What follows belongs to an exercise in optimizing a design on an open flow for small area, a short achievable clock period and few clock cycles; a production flow would make more cautious choices.
Where RTL was checked, it was by simulation tests only, not by an equivalence proof against the original.
Not every run is shown, and edits may drop behaviour that the tests do not exercise.
Only the layout flow was run in runs 2 to 4; the RTL was not checked for function there.
Power figures rest on the tool's default switching activity, not on a simulated workload.

## flow/design.v in outline (module list and top-level ports)
// module modBigNumbers: 2097 lines
// module montInv: 15 lines
// module main: 175 lines
module main(input clk, input rst, input start, input [31:0] n, input [63:0] exponent,
    output ready, output done, output [31:0] prime1
    );
  // ...
==> flow/flow/run.sh <==
#!/bin/bash
set -euo pipefail
export BUFFER_PORTS_ARGS="-buffer_cell sky130_fd_sc_hd__buf_1"
bash standard.sh > standard.log 2>&1
==> flow/standard.sh <==
#!/bin/bash
# synth_recipe.tcl (not shown) runs the flow's synth.tcl, then flattens the netlist and writes it again
# the make line also repeats each setting of config.mk as NAME=value (left out here)
make -C /OpenROAD-flow-scripts/flow DESIGN_CONFIG=/design/flow/config.mk WORK_HOME=/design/flow/orfs CLKGATE_MAP_FILE= SYNTH_SCRIPT=/design/flow/synth_recipe.tcl "${@:-finish}"
==> flow/config.mk <==
export PLATFORM = sky130hd
export DESIGN_NAME = main
export DESIGN_NICKNAME = main
export VERILOG_FILES = /design/flow/design.v
export SDC_FILE = /design/flow/constraint.sdc
export NUM_CORES = 4
export LEC_CHECK = 0
export CAP_MARGIN = 20
export CORE_MARGIN = 2
export CORE_UTILIZATION = 65
export PLACE_DENSITY = 0.8
export SETUP_SLACK_MARGIN = 3.5
export SLEW_MARGIN = 20
export SYNTH_MEMORY_MAX_BITS = 65536
==> flow/constraint.sdc <==
create_clock -name core_clock -period 8.0 [get_ports {clk}]
set_input_delay 1.6000 -clock core_clock [delete_from_list [all_inputs] [get_ports {clk}]]
set_output_delay 1.6000 -clock core_clock [all_outputs]
set_load 0.01 [all_outputs]
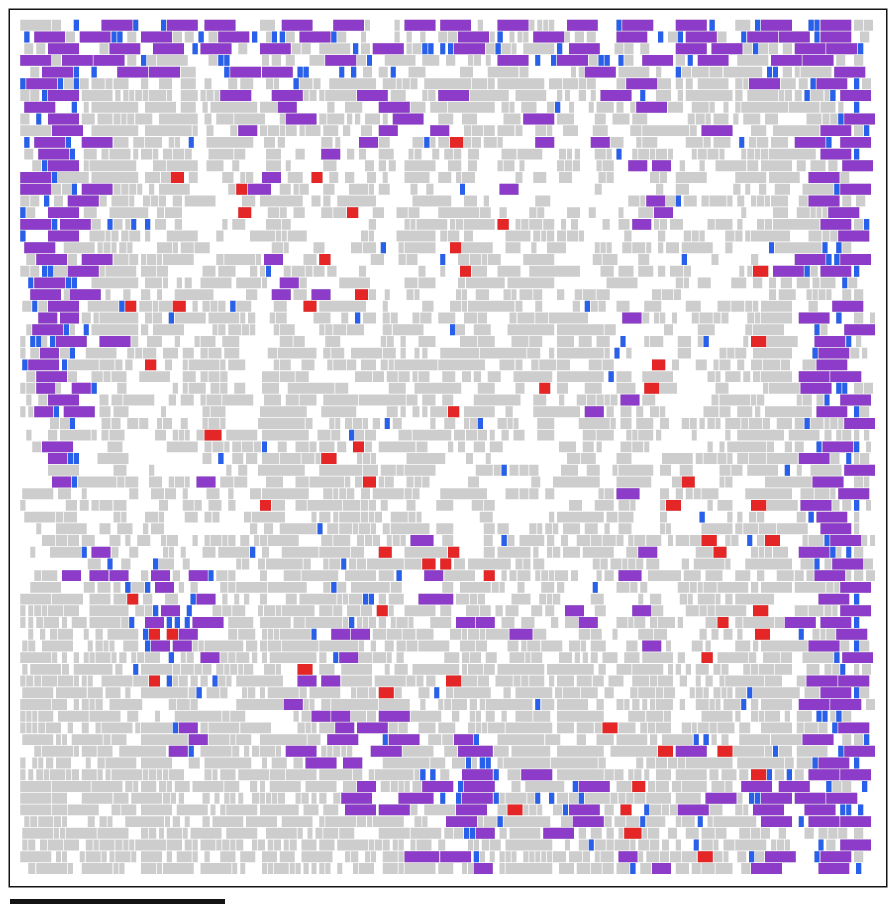
Run 1: logic cells by family
The bar under the picture is 50 microns long.
legend:
  blue:
    family: inv cells
    cells: 257
    where: all over the die
  purple:
    family: fa/ha/maj cells
    cells: 283
    where: all over the die
  red:
    family: non-inverting ao/oa cells
    cells: 58
    where: all over the die

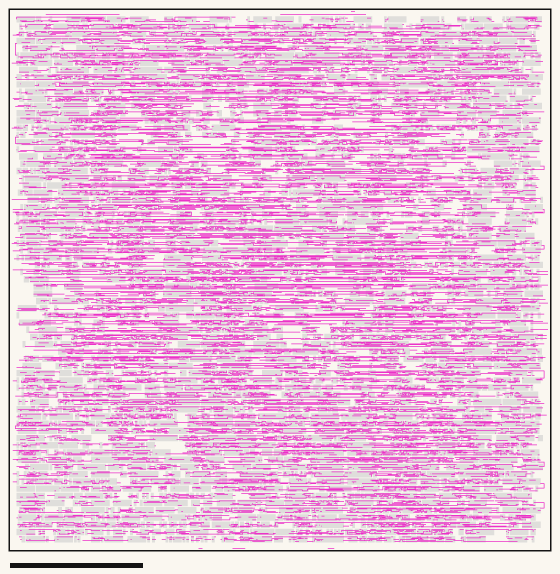
Run 1: the metal 1 layer
The bar under the picture is 50 microns long. Cells faint in the background.
longest straight run: 64.4 microns
wire length on this layer: 36.3 mm
nets with wire on the layer: 3221
routed vias: 24959
total wire length: 99300 microns
M1 GR Usage: 0.605

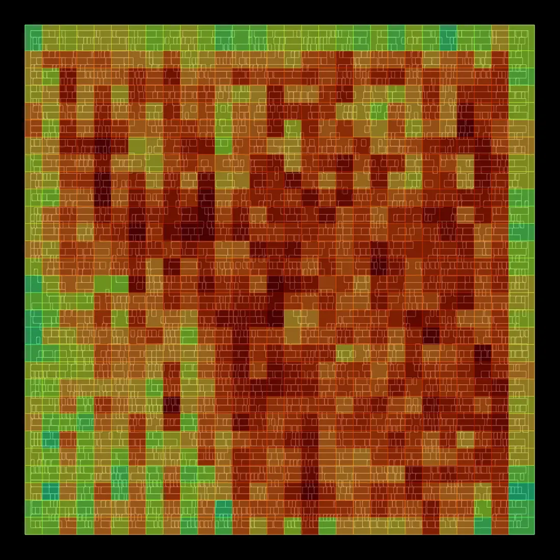
Run 1: routing congestion
GR Layer Usage met2: 0.712
GRT busiest layer: met2
met3 Use GR: 0.131
Core Util, Final: 0.725

==> impl_metrics.yaml, run 1 <==
synth:
  synth_top_area_frac: 0.159
  synth_xor_area_frac: 0.0339
  synthAdderAreaFrac: 0.197
  netlist_top_cells_count: "nor2_1, inv_1, o21ai_0"
  synth_area_sq_um: 25900
  yosysTopAreaCell: "fa_1"
worst_setup_path:
  r2r_cells: 19
  path_buf_inv: 2
  crit_path_start_kind: "register"
  end_kind: "register"
  critPathRequiredTime_ns: 8.50
finish:
  nets: 3439
  post_layout_nonfiller_instances: 3608
  fin_area_sq_um: 28600
  seq_area_sq_um: 6230
  buffers: 232
  multiInputGateArea_sq_um: 18200
  antennaDiodeCount: 1
  clkCellAreaFrac: 0.0353
  multi_input_cells: 2264
  final_common_cell: "nor2_1"
  fillers: 3015
  seq_cells: 271
  nonClkBufAreaFrac: 0.0530
place:
  gp_congestion: 1.05
  numPortBuffers: 132
  dp.cells: 3490
  dp_hpwl_microns: 66600
  dpl_cell_area_sq_um: 26600
  dp_slack_ns: 1.43
timing:
  hold_ws_ns: 0.483
  period_needed_ns: 4.45
  setup-violations-final: 0
  setup_tns_ns: 0
  setup_slack_ns: 3.55
  fmax_mhz: 225
clock_network:
  clock_latency_ns: 0.61
  clockRootBuffer: "clkbuf_16"
  clock_sinks: 271
  cts_tree: "built"
  cts_setup_buffers: 13
  cts_max_level: 1
floorplanning:
  rows: 73
  core_sq_um: 39500
  dieArea_sq_um: 41400
  start_util: 0.655
power_and_ir_drop:
  p_sw_frac: 0.537
  p_leak_nw: 11.8
  power_switching_mw: 7.26
  p_total_mw: 13.5
  p_seq_frac: 0.170
  power.share.clock: 0.107
  p_per_area_nw_per_um2: 473
  combPwrFrac: 0.723
global_routing:
  track_usage: 0.467
  grt_max_degree: 130
route:
  antenna_left: 0
  drc_errors: 0
  drt_iter0_markers: 3437
run_status:
  outcome: "finished clean"
Testbench counts for the RTL of run 1, summed over its fixed seeds: cycles 98,636.
[run 1: routing by layer]
metal | GRT usage | share of wire | vias up
met4 | 0.250 | 0.067 | 2
met2 | 0.712 | 0.43 | 1948
met5 | 0 | 0.00012 | -
li1 | - | - | 10584
met3 | 0.131 | 0.14 | 520
met1 | 0.605 | 0.37 | 11905
[run 1: worst register-to-register path, stage by stage (launching register included)]
cell	delay [ns]
dfxtp_4	0.42
nor2_4	0.20
buf_12	0.19
a32oi_1	0.14
o21ai_0	0.22
ha_2	0.36
a21o_1	0.19
a31o_2	0.29
xor2_4	0.35
o211ai_1	0.13
inv_1	0.15
a21oi_2	0.06
nor2_1	0.12
ha_1	0.24
ha_1	0.28
ha_1	0.21
xnor2_1	0.24
xnor2_1	0.12
xnor2_1	0.14
xnor2_1	0.28
[run 1: kinds of logic after synthesis]
family                   count (synthesis)
buffers and inverters                  486
flip-flops                             271
adder cells (fa/ha/maj)                283
AO/OA/AOI/OAI                          772
multiplexers                           278
XOR/XNOR                               100
AND/OR/NAND/NOR                        828
Run 1, clock tree after CTS:
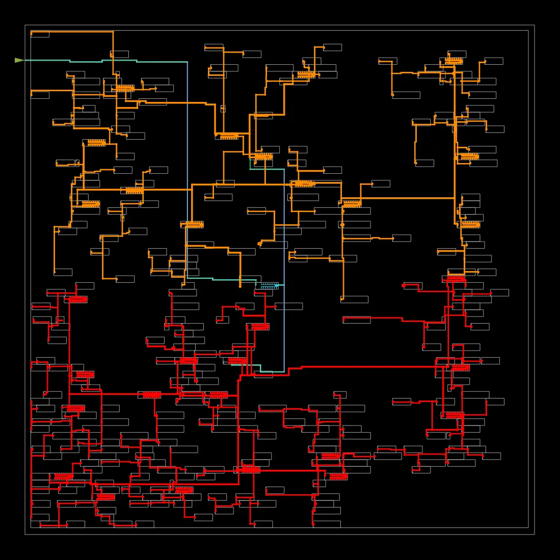

==> run 2: changes to the inputs <==
--- a/flow/design.v
+++ b/flow/design.v
@@ -2118,94 +2118,99 @@
     );
 	localparam ITER = 4;
 	localparam K    = 36 / ITER;      
-	reg st_idle, st_norm, st_dbl, st_n3, st_mul, st_conv, st_fin, st_gcd;
+	reg st_idle, st_norm, st_dbl, st_n3, st_mul, st_conv, st_fin, st_gcd, st_neg;
 	reg        done_r;
-	reg [31:0] a;         
+	reg [32:0] a;         
 	reg [63:0] er;        
 	reg [6:0]  bl;        
 	reg [6:0]  cnt;
 	reg        first;     
 	reg [33:0] v;
-	reg [35:0] S, C;      
+	reg [36:0] S;         
+	reg [35:0] C;         
+	reg        cin;       
 	reg [ITER-1:0] xb;    
 	reg [ITER-1:0] xyl;   
 	reg [ITER-1:0] u;     
 	reg [33:0] n3;        
 	assign ready  = st_idle;
 	assign done   = done_r;
-	assign prime1 = a;
-	reg         cin;      
+	assign prime1 = a[31:0];
 	wire [35:0] s_nx, c_nx;
 	wire        cin_nx;
-	modBigNumbers mont (.s(S), .c(C), .cin(cin), .x(xb), .y(v), .xyl(xyl), .u(u), .number(a), .n3(n3),
-		.so(s_nx), .co(c_nx), .cout(cin_nx));
+	modBigNumbers mont (.s(S[35:0]), .c(C), .cin(cin), .x(xb), .y(v), .xyl(xyl), .u(u), .number(a[31:0]),
+		.n3(n3), .so(s_nx), .co(c_nx), .cout(cin_nx));
 	wire [ITER-1:0] u_nx;
 	montInv minv (.n(n[ITER-1:0]), .u(u_nx));
-	wire [36:0] pa = st_conv ? {1'b0, S} :
-	                 st_fin  ? 37'd0 :
-	                 st_gcd  ? {1'b0, S} :
-	                 st_n3   ? {3'd0, a, 2'b00} : {2'b00, v, 1'b0};
+	wire        same = (S[36] == a[32]);
+	wire [36:0] a_x  = {{4{a[32]}}, a};
+	wire [36:0] pa = st_conv ? {1'b0, S[35:0]} :
+	                 st_gcd  ? S :
+	                 st_n3   ? {a_x[35:0], 1'b0} :
+	                 (first | st_neg) ? 37'd0 : {2'b00, v, 1'b0};
 	wire [36:0] pb = st_conv ? {1'b0, C} :
-	                 st_fin  ? {1'b1, ~{2'b00, v}} :
-	                 ~{5'd0, a};
-	wire        pc = st_conv ? cin : 1'b1;
+	                 st_gcd  ? (!S[0] ? 37'd0 : same ? ~a_x : a_x) :
+	                 st_n3   ? a_x : ~a_x;
+	wire        pc = st_conv ? cin :
+	                 st_gcd  ? (S[0] & same) : !st_n3;
 	wire [37:0] sum2 = {pa, 1'b1} + {pb, pc};
 	wire [36:0] sum  = sum2[37:1];
 	wire        neg = sum[36];
 	wire [33:0] v_dbl  = neg ? {v[32:0], 1'b0} : sum[33:0];
 	wire [33:0] v_conv = er[59] ? {sum[32:0], 1'b0} : sum[33:0];
+	wire [36:0] b_nx = sum[1] ? {sum[36], sum[36:1]} : {{2{sum[36]}}, sum[36:2]};
+	wire        d_zero = (sum == 37'd0);
+	wire        d_flip = S[0] & (sum[36] != S[36]);    
+	wire        a_neg  = d_flip ? S[36] : a[32];       
 	wire        normdone = er[63] | (bl == 7'd4);
 	wire [3:0]  P = er[63:60];
 	wire [35:0] vpad = {2'b00, v};
-	wire        b_eq_a = (S == {4'd0, a});
 	reg  [31:0] mask;
 	reg  [6:0]  cnt0;     
 	integer     bi;
 	always @(*) begin
 		mask = 32'd0;
 		cnt0 = 7'd36;
-		for (bi = 0; bi < 32; bi = bi + 1) begin
-			if (a[bi]) mask = {32{1'b1}} >> (31 - bi);
-			if (n[bi]) cnt0 = 7'd35 - bi[6:0];
-		end
+		for (bi = 0; bi < 32; bi = bi + 1)
+			if (a[bi]) begin
+				mask = {32{1'b1}} >> (31 - bi);
+				cnt0 = 7'd35 - bi[6:0];
+			end
 	end
-	wire [33:0] v_init = {2'b00, (~a & mask) | 32'd1};
+	wire [33:0] v_init = {2'b00, sum[31:0] & mask};
 	wire        dbl_now = !first && cnt != 0;
+	wire [6:0]  cnt_cur = first ? cnt0 : cnt;
 	wire [ITER-1:0] xb_nx = st_conv ? v_conv[ITER-1:0] : st_mul ? vpad[ITER*(cnt+1) +: ITER] : v[ITER-1:0];
 	wire [ITER-1:0] yl_nx = st_conv ? v_conv[ITER-1:0] : v[ITER-1:0];
 	wire [ITER-1:0] xyl_nx = xb_nx * yl_nx;
 	always @(posedge clk) begin
 		xb  <= xb_nx;
 		xyl <= xyl_nx;
-		S   <= 36'd0;
+		S   <= 37'd0;
 		C   <= 36'd0;
 		cin <= 1'b0;
-		if (st_fin) S <= sum[35:0];       
-		if (st_gcd) begin
-			if (!S[0])
-				S <= S[1] ? {1'b0, S[35:1]} : {2'b00, S[35:2]};
-			else if (neg)                  
-				S <= {4'd0, a};
-			else
-				S <= sum[1] ? sum[36:1] : {1'b0, sum[36:2]};
-		end
+		if (st_fin)
+			S <= {1'b1, 2'b00, v};      
+		if (st_gcd)
+			S <= b_nx;
 		if (st_mul) begin
-			S   <= s_nx;
+			S   <= {1'b0, s_nx};
 			C   <= c_nx;
 			cin <= cin_nx;
 		end
 		if (st_idle) begin
-			a   <= n;
+			a   <= {1'b0, n};
 			u   <= u_nx;
 			er  <= exponent;
 			bl  <= 7'd64;
 			first <= 1'b1;
-			cnt <= cnt0;
 		end
 		if (st_norm) begin
 			first <= 1'b0;
-			if (first)
+			if (first) begin
 				v   <= v_init;
+				cnt <= cnt0;
+			end
 			else if (cnt != 0) begin
 				v   <= v_dbl;
 				cnt <= cnt - 7'd1;
@@ -2216,7 +2221,7 @@
 			end
 			else begin
 				bl  <= bl - 7'd4;
-				cnt <= cnt - {6'd0, dbl_now} + {3'b000, P};
+				cnt <= cnt_cur - {6'd0, dbl_now} + {3'b000, P};
 			end
 		end
 		if (st_dbl) begin
@@ -2236,8 +2241,10 @@
 			bl  <= bl - 7'd1;
 			cnt <= 7'd0;
 		end
-		if (st_gcd && S[0] && !b_eq_a && neg)
-			a <= S[31:0];
+		if (st_gcd && d_flip)
+			a <= S[32:0];
+		if (st_neg)
+			a <= sum[32:0];
 		done_r <= 1'b0;
 		if (rst) begin
 			st_idle <= 1'b1;
@@ -2248,6 +2255,7 @@
 			st_conv <= 1'b0;
 			st_fin  <= 1'b0;
 			st_gcd  <= 1'b0;
+			st_neg  <= 1'b0;
 		end
 		else begin
 			if (st_idle && start) begin
@@ -2280,8 +2288,17 @@
 				st_fin <= 1'b0;
 				st_gcd <= 1'b1;
 			end
-			if (st_gcd && S[0] && b_eq_a) begin
+			if (st_gcd && d_zero) begin
 				st_gcd  <= 1'b0;
+				if (a_neg)
+					st_neg  <= 1'b1;
+				else begin
+					st_idle <= 1'b1;
+					done_r  <= 1'b1;
+				end
+			end
+			if (st_neg) begin
+				st_neg  <= 1'b0;
 				st_idle <= 1'b1;
 				done_r  <= 1'b1;
 			end
==> flow/run.sh (new file) <==
#!/bin/bash
# synth_recipe.tcl (not shown) runs the flow's synth.tcl, then flattens the netlist and writes it again
# the make line also repeats each setting of config.mk as NAME=value (left out here)
make -C /OpenROAD-flow-scripts/flow DESIGN_CONFIG=/design/flow/config.mk WORK_HOME=/design/flow/orfs CLKGATE_MAP_FILE= SYNTH_SCRIPT=/design/flow/synth_recipe.tcl finish
==> flow/config.mk (replaced) <==
export PLATFORM = sky130hd
export DESIGN_NAME = main
export DESIGN_NICKNAME = main
export VERILOG_FILES = /design/flow/design.v
export SDC_FILE = /design/flow/constraint.sdc
export NUM_CORES = 4
export LEC_CHECK = 0
export ABC_AREA = 1
export CAP_MARGIN = 20
export CORE_MARGIN = 2
export CORE_UTILIZATION = 55
export SETUP_SLACK_MARGIN = 3.5
export SLEW_MARGIN = 20
export SYNTH_MEMORY_MAX_BITS = 65536
removed: flow/flow/run.sh
removed: flow/standard.sh
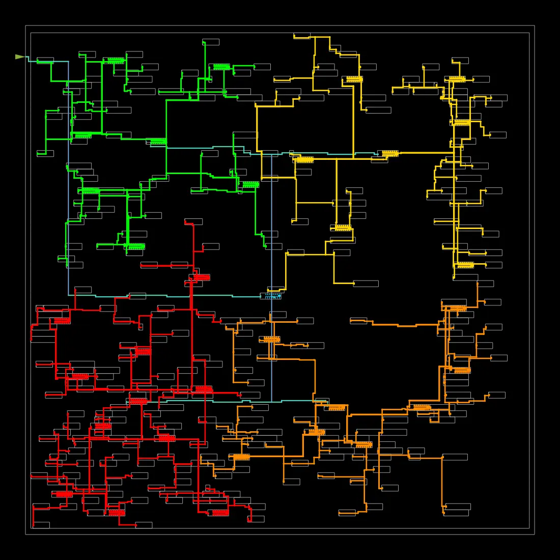
Run 2: clock tree after CTS
sequential cell count: 274
clock sinks: 274
TritonCTS Buffers: 34
H-tree depth: 2
root buffer cell: clkbuf_16

==> impl_metrics.yaml, run 2 <==
synth:
  dominantRegCellSynth: "dfxtp_1"
  synth_area_sq_um: 26500
  ys_seq_area_frac: 0.236
  synth_cell_types: 64
  netlist_top_cells_count: "nand2_1, inv_1, o21ai_0"
  synth-compound-area-share: 0.221
  async_flop_share: 0
  yosysTopAreaCell: "fa_1"
  syn_avg_cell_area_sq_um: 6.95
  yosysWarningCount: 3
  synth_nets: 4194
  synthAdderAreaFrac: 0.191
  synth_xor_area_frac: 0.0109
  synth-simple-area-share: 0.200
  synth_edf_count: 77
  synth_top_family_by_area: "compound AO/OA/AOI/OAI gates"
  netlist_instances: 3813
  yosysMostFrequentCell: "nand2_1"
  yosys-top-cells-area: "fa_1, dfxtp_1, nand2_1"
  synth_top_area_frac: 0.156
finish:
  seq_share: 0.193
  antennaDiodeCount: 2
  nonClkBufAreaFrac: 0.119
  largest_register_ffs: 64
  syn_to_final_growth_pct: 22.7
  multi_input_area_share: 0.546
  fin_area_sq_um: 32500
  seq_area_sq_um: 6290
  post_layout_nonfiller_instances: 4588
  multi_input_cells: 2591
  clkCellAreaFrac: 0.0355
  inverters: 683
  multiInputGateArea_sq_um: 17700
  final_common_cell: "nand2_1"
  biggestCellCategory: "multi-input gates"
  nets: 4326
  fillers: 4118
  buffers: 361
  postLayoutCoreUtil: 0.683
route:
  routedWlPerCell_microns: 24.4
  drc_errors: 0
  via_per_inst: 6.39
  drt_iter0_markers: 4420
  antenna_left: 0
  num_vias: 29329
  wirelength_microns: 112000
  drtPass1Iterations: 12
place:
  dpl_cell_area_sq_um: 27800
  gp_congestion: 0.985
  numPortBuffers: 132
  dp.cells: 4329
  dp_slack_ns: 1.45
  dp_hpwl_microns: 70400
timing:
  period_share: 0.617
  hold_ws_ns: 0.462
  setup_tns_ns: 0
  setup-violations-final: 0
  drv_slew: 0
  grt_setup_unrepaired: "true"
  fmax_mhz: 203
  period_needed_ns: 4.93
  final_hold_viol_count: 0
  tightestPinTransition_ns: 1.15
  finClkSkew_ns: 0.0193
  setup_slack_ns: 3.07
worst_setup_path:
  reg2reg_slack_ns: 3.07
  cpMostUsedCell: "nand2_1"
  crit_path_start_kind: "register"
  end_kind: "register"
  critPathRequiredTime_ns: 8.43
  critPathMaxFanout: 2
  cp.arrival_ns: 5.37
  max_stage_delay_ns: 0.42
  r2r_cells: 46
floorplanning:
  die_w_microns: 224
  start_util: 0.556
  rows: 80
  taps: 615
  dieArea_sq_um: 50000
  ios: 133
  core_sq_um: 47600
power_and_ir_drop:
  p_int_mw: 5.40
  max-vdd-ir-drop_mv: 0.335
  power_switching_mw: 5.84
  p_per_area_nw_per_um2: 346
  combPwrFrac: 0.656
  p_sw_frac: 0.519
  p_total_mw: 11.2
  power.share.clock: 0.147
  p_leak_nw: 15.5
  p_seq_frac: 0.198
clock_network:
  hold_buffers: 0
  clk_path_buf_depth: 3
  clock_latency_ns: 0.58
  cts_resized: 183
  cts_tree: "built"
  cts_setup_buffers: 79
  clk_pin_slew_ns: 0.06
global_routing:
  top_usage_layer: "met2"
  grt_use_met3: 0.112
  antenna_found_initial: 3
  grt_util_met1: 0.556
  grt.overflow.total: 0
  grt.met2_usage: 0.629
  grt_pass1_vias: 27091
  grt_max_degree: 129
  track_usage: 0.417
run_status:
  outcome: "finished clean"
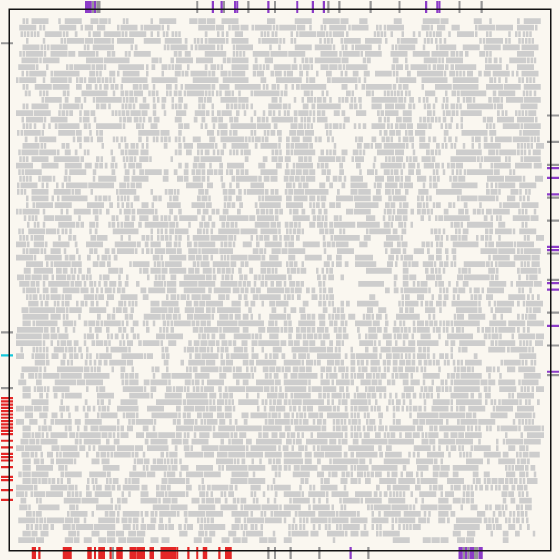
Run 2: ports around the boundary
Pins as bars across the die edge, other pins in grey.
legend:
  red:
    port: exponent
    pins: 64
    direction: input
    edge: 42 south, 22 west
  cyan:
    port: start
    pins: 1
    direction: input
    edge: west
  purple:
    port: n
    pins: 32
    direction: input
    edge: 15 north, 9 east, 8 south

run 2: changes by cell type after synthesis, sizes merged, moves of 35 or more:
cell and change:
a211oi -49, o21ai +111, and2 -173, nand2 +642, mux2 -94, xnor2 -46, a31oi +35, nand3 +106
o211ai +137, mux2i -178, o22ai +53, inv +413
run 2: power by group through the flow:
stage	logic (mW)	clock network [mW]	registers [mW]
floorplan	4.68	0	1.77
detailed placement	6.20	0	2.21
finish	7.37	1.65	2.23
global placement	6.03	0	2.21
global route	8.15	1.70	2.23
CTS	6.54	1.65	2.18
run 2: cell families after synthesis:
group	Yosys count
flops	274
simple gates	1302
xor+xnor	32
fa+ha+maj	282
compound gates	971
buf+inv	952
run 2: per-layer routing:
metal,vias up,part of all wire
met5,-,0.00030
met4,4,0.063
met3,570,0.15
met2,2369,0.42
met1,13713,0.37
li1,12673,-
run 2: worst max-delay path, delay by kind of cell (launching register included):
family	cells	cell delay, ns
adders and majority gates	3	0.83
buffers and inverters	2	0.14
and+or+nand+nor	32	2.33
DFF	1	0.42
AOI/OAI and AO/OA	9	1.05
Run 2, routing congestion:
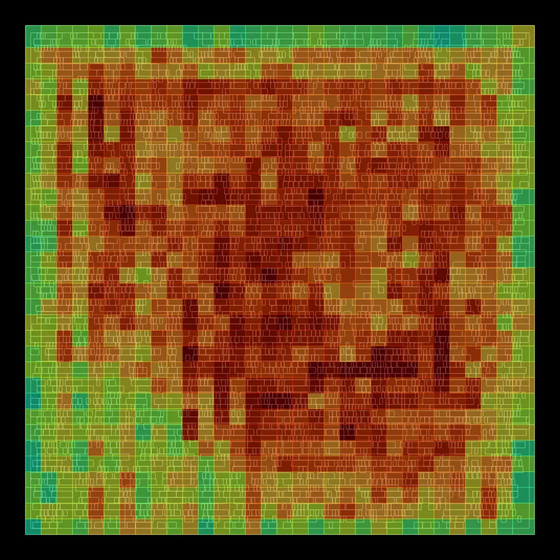

==> run 3: changes to the inputs <==
--- a/flow/config.mk
+++ b/flow/config.mk
@@ -5,7 +5,6 @@
 export SDC_FILE = /design/flow/constraint.sdc
 export NUM_CORES = 4
 export LEC_CHECK = 0
-export ABC_AREA = 1
 export CAP_MARGIN = 20
 export CORE_MARGIN = 2
 export CORE_UTILIZATION = 55
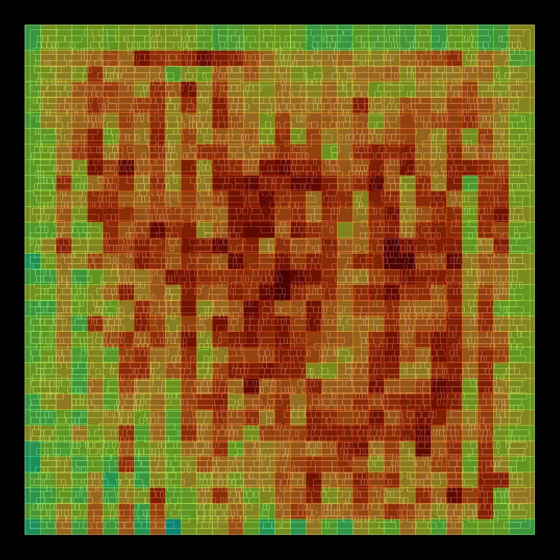
Run 3: routing congestion
Core Util, Final: 0.668
Routed wire per std cell: 25.7 microns
met3 Use GR: 0.0794
Total Routing Usage GR: 0.395
GR Layer Usage met2: 0.622

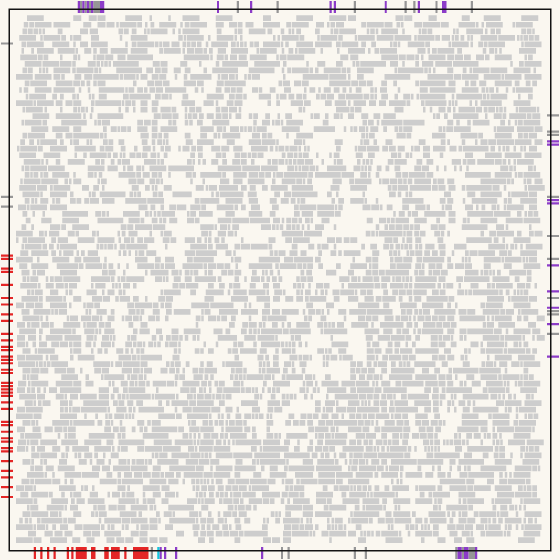
Run 3: ports around the boundary
Pins as bars across the die edge, other pins in grey.
legend:
  red:
    port: exponent
    pins: 64
    direction: input
    edge: 37 west, 27 south
  cyan:
    port: start
    pins: 1
    direction: input
    edge: south
  purple:
    port: n
    pins: 32
    direction: input
    edge: 14 north, 9 south, 9 east

==> impl_metrics.yaml, run 3 <==
global_routing:
  grt_pass1_vias: 25183
  antenna_found_initial: 1
  top_usage_layer: "met2"
  grt_max_degree: 131
finish:
  nets: 3722
  multi_input_cells: 2389
  biggestCellCategory: "multi-input gates"
  inverters: 289
  antennaDiodeCount: 0
  clkCellAreaFrac: 0.0354
  multi_input_area_share: 0.607
  seq_share: 0.194
  buffers: 352
  final_common_cell: "inv_1"
  seq_area_sq_um: 6280
  multiInputGateArea_sq_um: 19700
  post_layout_nonfiller_instances: 3990
  seq_cells: 274
  largest_register_ffs: 64
clock_network:
  cts_tree: "built"
  clock_sinks: 274
  clock_latency_ns: 0.57
  cts_max_level: 2
  clockRootBuffer: "clkbuf_16"
  hold_buffers: 0
floorplanning:
  core_sq_um: 48600
  ios: 133
  start_util: 0.553
  dieArea_sq_um: 50700
  rows: 81
synth:
  netlist_instances: 3248
  netlist_top_cells_count: "inv_1, nor2_1, nand2_1"
  synth_cell_types: 90
  synthAdderAreaFrac: 0.189
  synth_area_sq_um: 26900
  synth_top_area_frac: 0.153
  yosys-top-cells-area: "fa_1, dfxtp_1, edfxtp_1"
  synth_top_family_by_area: "compound AO/OA/AOI/OAI gates"
  syn_avg_cell_area_sq_um: 8.28
  synth_xor_area_frac: 0.0440
  synth_edf_count: 77
place:
  numPortBuffers: 132
  dpl_cell_area_sq_um: 28300
  gp_congestion: 1.05
  dp_slack_ns: 1.79
worst_setup_path:
  cpMostUsedCell: "buf_4"
  path_depth: 24
  reg2reg_slack_ns: 3.14
  path_delay_family: "simple AND/OR/NAND/NOR gates"
  max_stage_delay_ns: 0.48
  r2r_cells: 24
  critPathRequiredTime_ns: 8.50
  crit_path_start_kind: "register"
route:
  antenna_left: 0
  via_per_inst: 6.55
  wirelength_microns: 103000
  met3_wirelength_microns: 11400
  met2_wirelength_microns: 46000
  drt-met1-wl_microns: 40600
  drtPass1Iterations: 9
  num_vias: 26130
  top_layer: "met5"
power_and_ir_drop:
  p_seq_frac: 0.233
  max-vdd-ir-drop_mv: 0.201
  power_switching_mw: 4.80
  p_sw_frac: 0.488
  combPwrFrac: 0.602
  p_total_mw: 9.84
timing:
  setup-violations-final: 0
  drv_slew: 0
  final_hold_viol_count: 0
  finClkSkew_ns: 0.0120
  fmax_mhz: 206
  setup_slack_ns: 3.14
  period_needed_ns: 4.86
  hold_ws_ns: 0.485
run_status:
  outcome: "finished clean"
-- run 3: cell types whose count changed in the layout (fill, tap and decap cells not counted), sizes merged, moves of 103 or more --
cell	before	now
o21ai	337	234
and2	6	187
inv	664	290
nand2	846	255
o211ai	163	30
mux2i	0	162
-- run 3: repair_timing --
| action | in CTS | in global routing |
|---|---|---|
| pin swaps | 74 | 78 |
| endpoints found under the setup margin | 168 | 140 |
| buffers inserted | 107 | 50 |
| gates cloned | 7 | 5 |
| resized for setup | 191 | 145 |
-- run 3: power groups by stage --
stage / Combinational [mW] / Clock [mW] / Sequential [mW]
2_1_floorplan: 3.99 / 0 / 1.78
3_3_place_gp: 5.14 / 0 / 2.28
3_5_place_dp: 5.25 / 0 / 2.29
4_1_cts: 5.60 / 1.63 / 2.25
5_1_grt: 6.54 / 1.69 / 2.31
6_report: 5.92 / 1.62 / 2.29
-- run 3: logic make-up (layout without fill, tap and decap cells) --
group / after synthesis / after routing
xor gates and xnor gates: 131 / 132
DFF: 274 / 274
AOI/OAI and AO/OA: 889 / 889
and+or+nand+nor: 901 / 906
buffers and inverters: 591 / 705
adders and majority gates: 283 / 283
muxes: 179 / 179
Run 3, the metal 1 layer:
The bar under the picture is 50 microns long. Cells faint in the background.
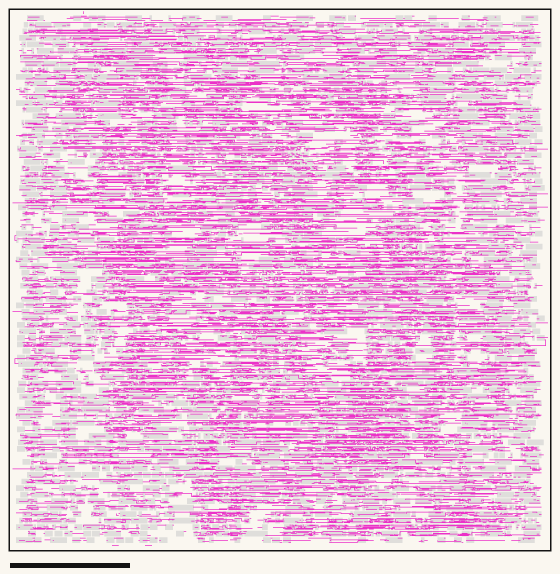

==> run 4: changes to the inputs <==
--- a/flow/design.v
+++ b/flow/design.v
@@ -2159,7 +2159,7 @@
 	wire [33:0] v_dbl  = neg ? {v[32:0], 1'b0} : sum[33:0];
 	wire [33:0] v_conv = er[59] ? {sum[32:0], 1'b0} : sum[33:0];
 	wire [36:0] b_nx = sum[1] ? {sum[36], sum[36:1]} : {{2{sum[36]}}, sum[36:2]};
-	wire        d_zero = (sum == 37'd0);
+	wire        d_zero = same ? (S == a_x) : ((S ^ a_x) == {(S[35:0] | a_x[35:0]), 1'b0});
 	wire        d_flip = S[0] & (sum[36] != S[36]);    
 	wire        a_neg  = d_flip ? S[36] : a[32];       
 	wire        normdone = er[63] | (bl == 7'd4);
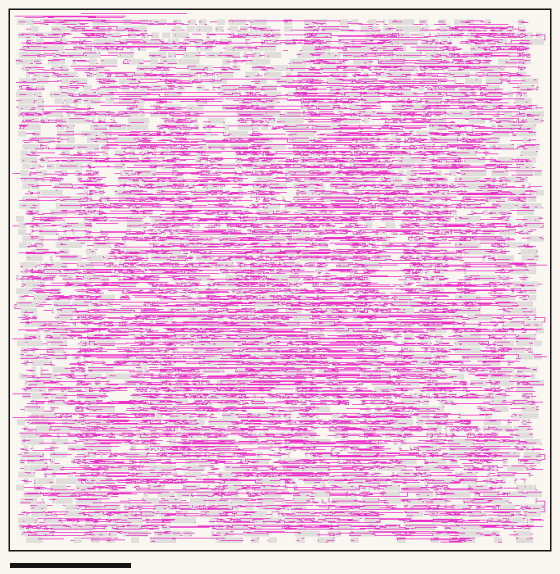
Run 4: the metal 1 layer
The bar under the picture is 50 microns long. Cells faint in the background.
longest straight run: 76.4 microns
nets with wire on the layer: 3452
wire length on this layer: 39.3 mm

==> impl_metrics.yaml, run 4 <==
run_status:
  outcome: "finished clean"
timing:
  finClkSkew_ns: 0.0366
  period_share: 0.590
  slew_headroom: 0.256
  setup_slack_ns: 3.28
  setup_tns_ns: 0
  period_needed_ns: 4.72
  drv_slew: 0
  tightestPinTransition_ns: 1.11
  final_hold_viol_count: 0
  hold_ws_ns: 0.480
  fmax_mhz: 212
  grt_setup_unrepaired: "true"
  setup-violations-final: 0
power_and_ir_drop:
  maxPowerGroup: "combinational cells"
  combPwrFrac: 0.602
  p_seq_frac: 0.227
  p_clk_mw: 1.68
  p_leak_nw: 13.3
  p_per_area_nw_per_um2: 313
  power.share.clock: 0.171
  p_total_mw: 9.82
  power_switching_mw: 4.73
  max-vdd-ir-drop_mv: 0.224
  p_sw_frac: 0.482
  p_int_mw: 5.09
  comb_cell_power_mw: 5.91
  p_seq_mw: 2.23
clock_network:
  cts_setup_buffers: 74
  cts_max_level: 2
  clk_path_buf_depth: 3
  cts_resized: 143
  cts_buffers: 35
  clk_pin_slew_ns: 0.06
  cts_tree: "built"
  clock_sinks: 274
  clock_latency_ns: 0.58
  hold_buffers: 0
  clockRootBuffer: "clkbuf_16"
finish:
  final_common_cell: "inv_1"
  fillers: 4072
  drive_above_1_share: 0.119
  syn_to_final_growth_pct: 17.6
  largest_register_ffs: 64
  most-common-layout-cells: "inv_1, nor2_1, a21oi_1"
  nets: 3667
  postLayoutCoreUtil: 0.656
global_routing:
  grt_pass1_vias: 24211
  track_usage: 0.385
  grt.overflow.total: 0
  grt_max_degree: 130
  antenna_found_initial: 2
  grt_pass1_wl_microns: 148000
synth:
  synth_top_area_frac: 0.155
  dominantRegCellSynth: "dfxtp_1"
  syn_avg_cell_area_sq_um: 8.33
  async_flop_share: 0
  synth_area_sq_um: 26600
  netlist_instances: 3197
  yosys-top-cells-area: "fa_1, dfxtp_1, edfxtp_1"
  synth_edf_count: 77
  synth_nets: 3614
  yosys_register_bits: 274
  yosysWarningCount: 3
  ys_seq_area_frac: 0.235
  synth_cell_types: 79
  yosysTopAreaCell: "fa_1"
  yosysMostFrequentCell: "inv_1"
  netlist_top_cells_count: "inv_1, a21oi_1, nor2_1"
floorplanning:
  ios: 133
  dieArea_sq_um: 50200
  start_util: 0.558
  core_sq_um: 47700
  rows: 80
worst_setup_path:
  end_kind: "register"
  path_buf_inv: 6
  critical_path_class: "register to register"
  reg2reg_slack_ns: 3.28
  path_depth: 21
  path_delay_family: "simple AND/OR/NAND/NOR gates"
  critPathMaxFanout: 41
  worstPathCellList: "buf_8 -> or2_4 -> buf_4 -> a221oi_1 -> a21oi_1 -> ha_4 -> nand3_1 -> nor2_4 -> nand4_1 -> a211oi_4 -> nor3_2 -> buf_4 -> o41ai_4 -> xnor2_2 -> buf_12 -> xnor2_4 -> nand3_4 -> buf_12 -> buf_12 -> mux2i_1 -> o21ai_1"
  cpMostUsedCell: "buf_12"
  cp.arrival_ns: 5.02
  crit_path_start_kind: "register"
  r2r_cells: 21
  crit_slowest_cell: "or2_4"
  max_stage_delay_ns: 0.38
  critPathRequiredTime_ns: 8.30
flow_run:
  cap_violations: 0
place:
  gp_congestion: 1.04
  dp_hpwl_microns: 67800
  dp_slack_ns: 1.35
worst_hold_path:
  hold_path_class: "register to register"
  min_delay_path_depth: 2
route:
  num_vias: 25081
  via_per_inst: 6.44
  wirelength_microns: 97600
  antenna_left: 0
  drtPass1Iterations: 6
  routedWlPerCell_microns: 25.1
  drt_iter0_markers: 3242
  drc_errors: 0
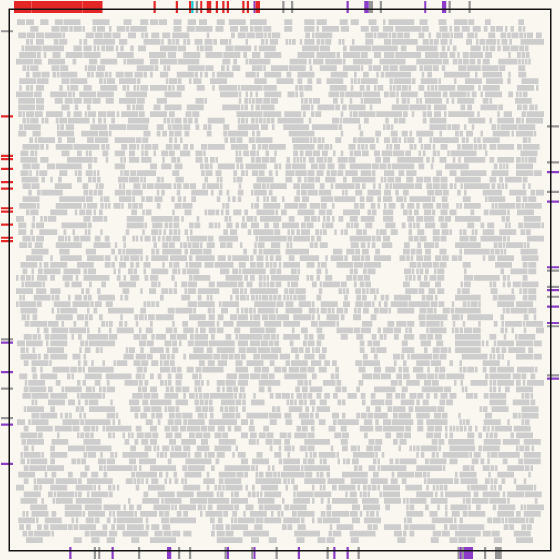
Run 4: ports around the boundary
Pins as bars across the die edge, other pins in grey.
legend:
  purple:
    port: n
    pins: 32
    direction: input
    edge: 14 south, 7 north, 7 east, 4 west
  red:
    port: exponent
    pins: 64
    direction: input
    edge: 53 north, 11 west
  cyan:
    port: start
    pins: 1
    direction: input
    edge: north
Die X-Extent: 224 microns
Die Height: 224 microns
Port Buffers: 132

## run 4: tightest hold or removal path: stages, from the launching register on
cell and delay (ns):
dfxtp_1 0.31, nor2_1 0.10, a21oi_1 0.04
## run 4: layout make-up
type                    count  area [sq um]  share of cell area
diodes                      1          2.50           0.0000799
clock buffers              48          1020              0.0325
clock inverters            16           173             0.00551
inverters                 330          1250              0.0399
multi-input cells        2316         18900               0.603
flip-flops and latches    274          6280               0.201
well taps                 615           769              0.0246
repair buffers            293          2950              0.0942
## run 4: layer usage
metal / global-route usage / vias to the layer above / routed length [microns]
met2: 0.597 / 1505 / 43300
li1: - / 11064 / -
met3: 0.0672 / 339 / 9630
met5: 0 / - / 8
met4: 0.176 / 2 / 5300
met1: 0.525 / 12171 / 39300
## run 4: metrics by stage
step | area (sq um) | cells
2_1_floorplan | 26700 | 3197
3_3_place_gp | 28000 | 3714
3_5_place_dp | 28000 | 3714
4_1_cts | 30700 | 3862
5_1_grt | 31300 | 3893
6_report | 31300 | 3893
## run 4: cell families after synthesis
kind of cell	synth area share
DFF	0.235
adders and majority gates	0.208
AOI/OAI and AO/OA	0.204
xor gates and xnor gates	0.0585
buffers and inverters	0.0921
muxes	0.0586
and+or+nand+nor	0.144

==> screenshots <==
Sequential cells grouped by signal name.
The bar under the picture is 50 microns long. Other sequential cells in the stronger grey, the rest of the logic in the fainter grey.
Plate I
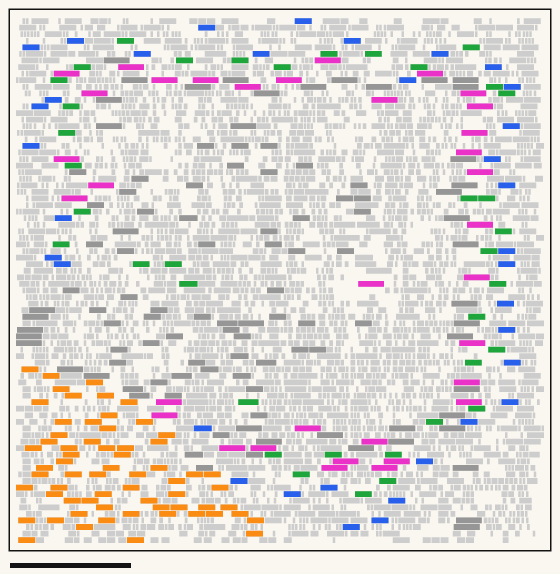
Plate II
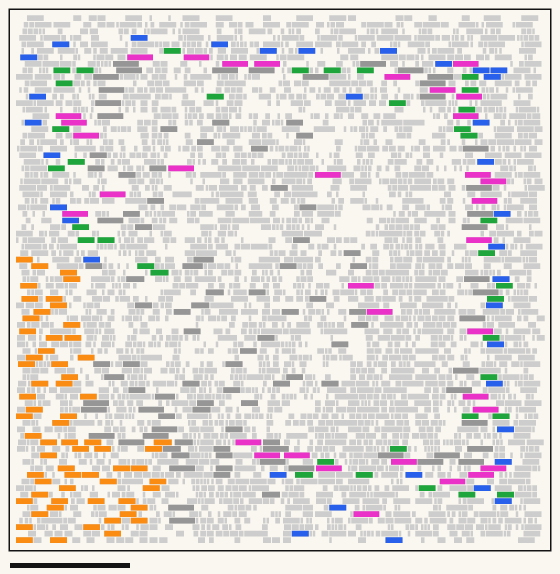
Plate III
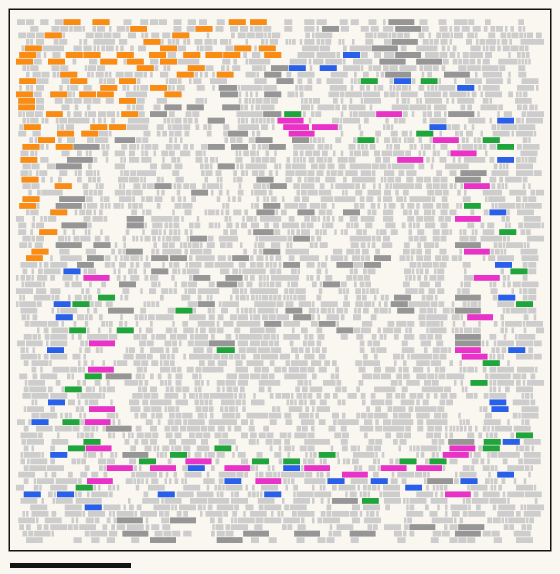
Plate II: run 3
Plate I: run 2
Plate III: run 4


==> screenshots <==
Logic cells by family.
The bar under the picture is 50 microns long.
panel A
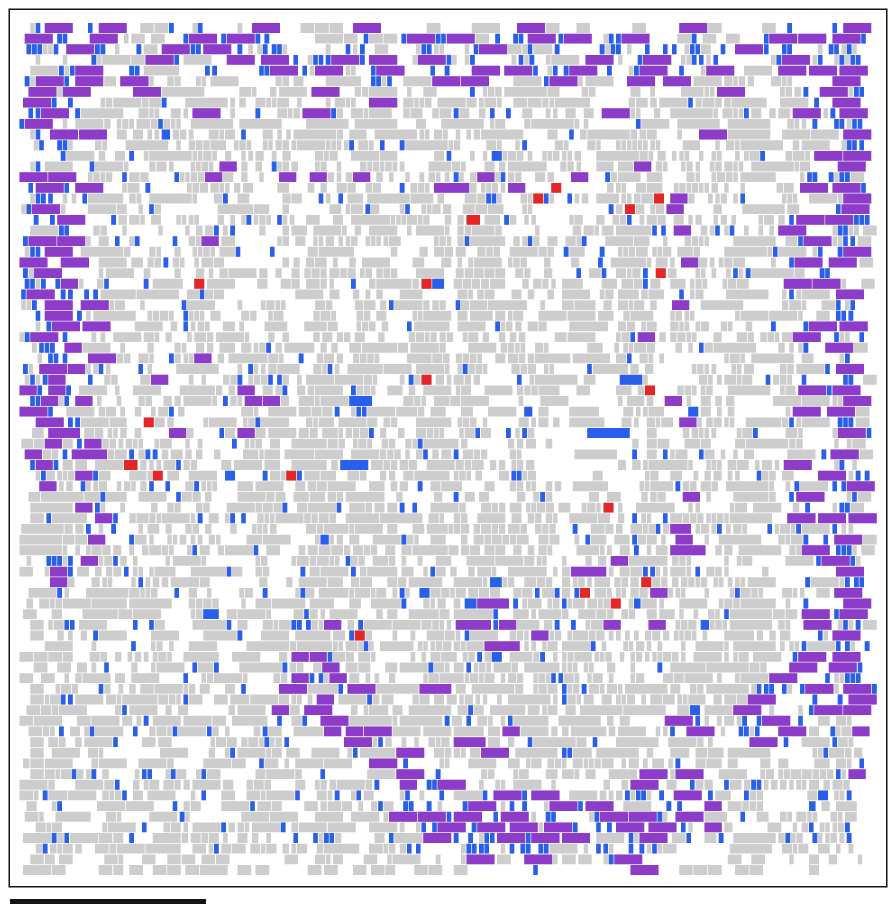
panel B
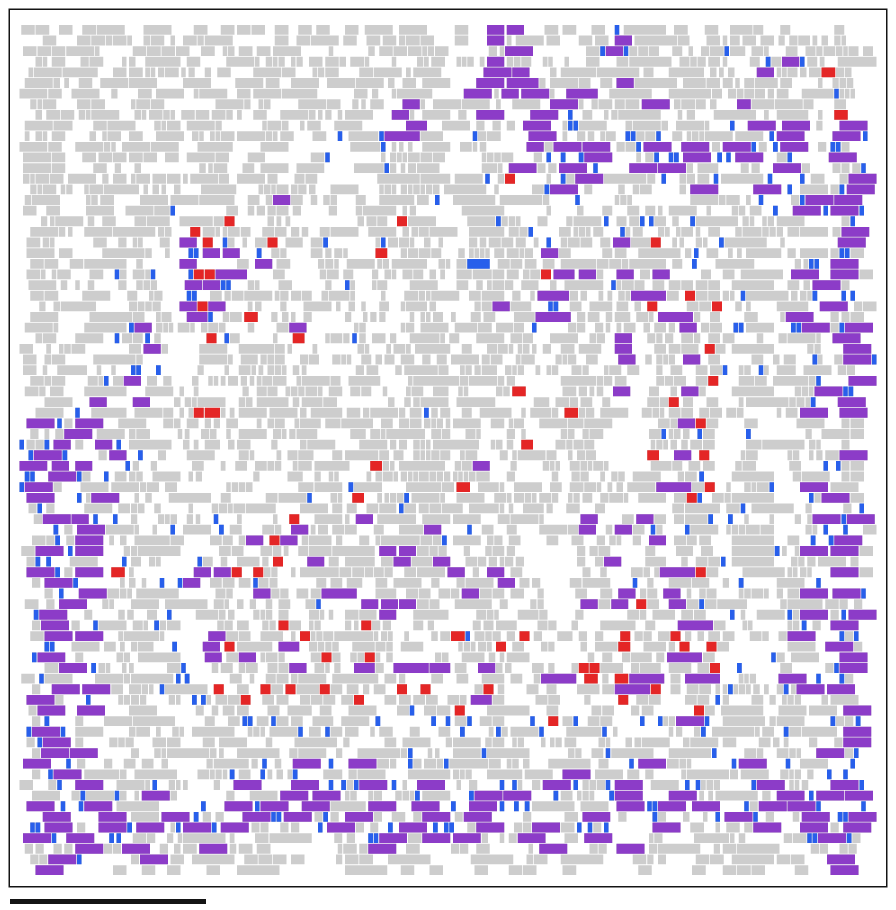
Of these, most cells: panel A
run 4: panel B
run 2: panel A

Key to panel A:
legend:
  red:
    family: non-inverting ao/oa cells
    cells: 19
  purple:
    family: fa/ha/maj cells
    cells: 282
    where: all over the die
  blue:
    family: inv cells
    cells: 683
    where: all over the die

-- static timing again, ports no longer ideal --
Ports are ideal in the flow. The routed layouts listed here were re-timed in OpenROAD. Step 1 (the two cells are an assumption about what drives the block):
set clk [get_ports {clk}]
set_driving_cell -lib_cell sky130_fd_sc_hd__clkbuf_16 $clk
set_driving_cell -lib_cell sky130_fd_sc_hd__buf_2 [delete_from_list [all_inputs] $clk]
Step 2 times the ports against the registers' clock, not the clock port: input delays grow and output delays shrink by t, the midpoint of the rising clock arrivals with the driver on. Slacks: ideal / step 1 / step 2; pairs: ideal / step 1.
| run | t, ns | setup slack, ns | worst setup path after step 2 | latest minus earliest clock arrival (ns) | slew at the worst register clock pin (ns) |
|---|---|---|---|---|---|
| run 1 | 0.661 | 3.553 / 3.553 / 3.553 | register to register | 0.015 / 0.015 | 0.07 / 0.07 |
| run 2 | 0.637 | 3.066 / 3.066 / 3.066 | register to register | 0.019 / 0.020 | 0.07 / 0.07 |
| run 3 | 0.625 | 3.137 / 3.137 / 3.137 | register to register | 0.012 / 0.012 | 0.06 / 0.06 |
| run 4 | 0.623 | 3.279 / 3.279 / 3.279 | register to register | 0.037 / 0.037 | 0.07 / 0.07 |
After both steps setup and hold are still met in every run listed.
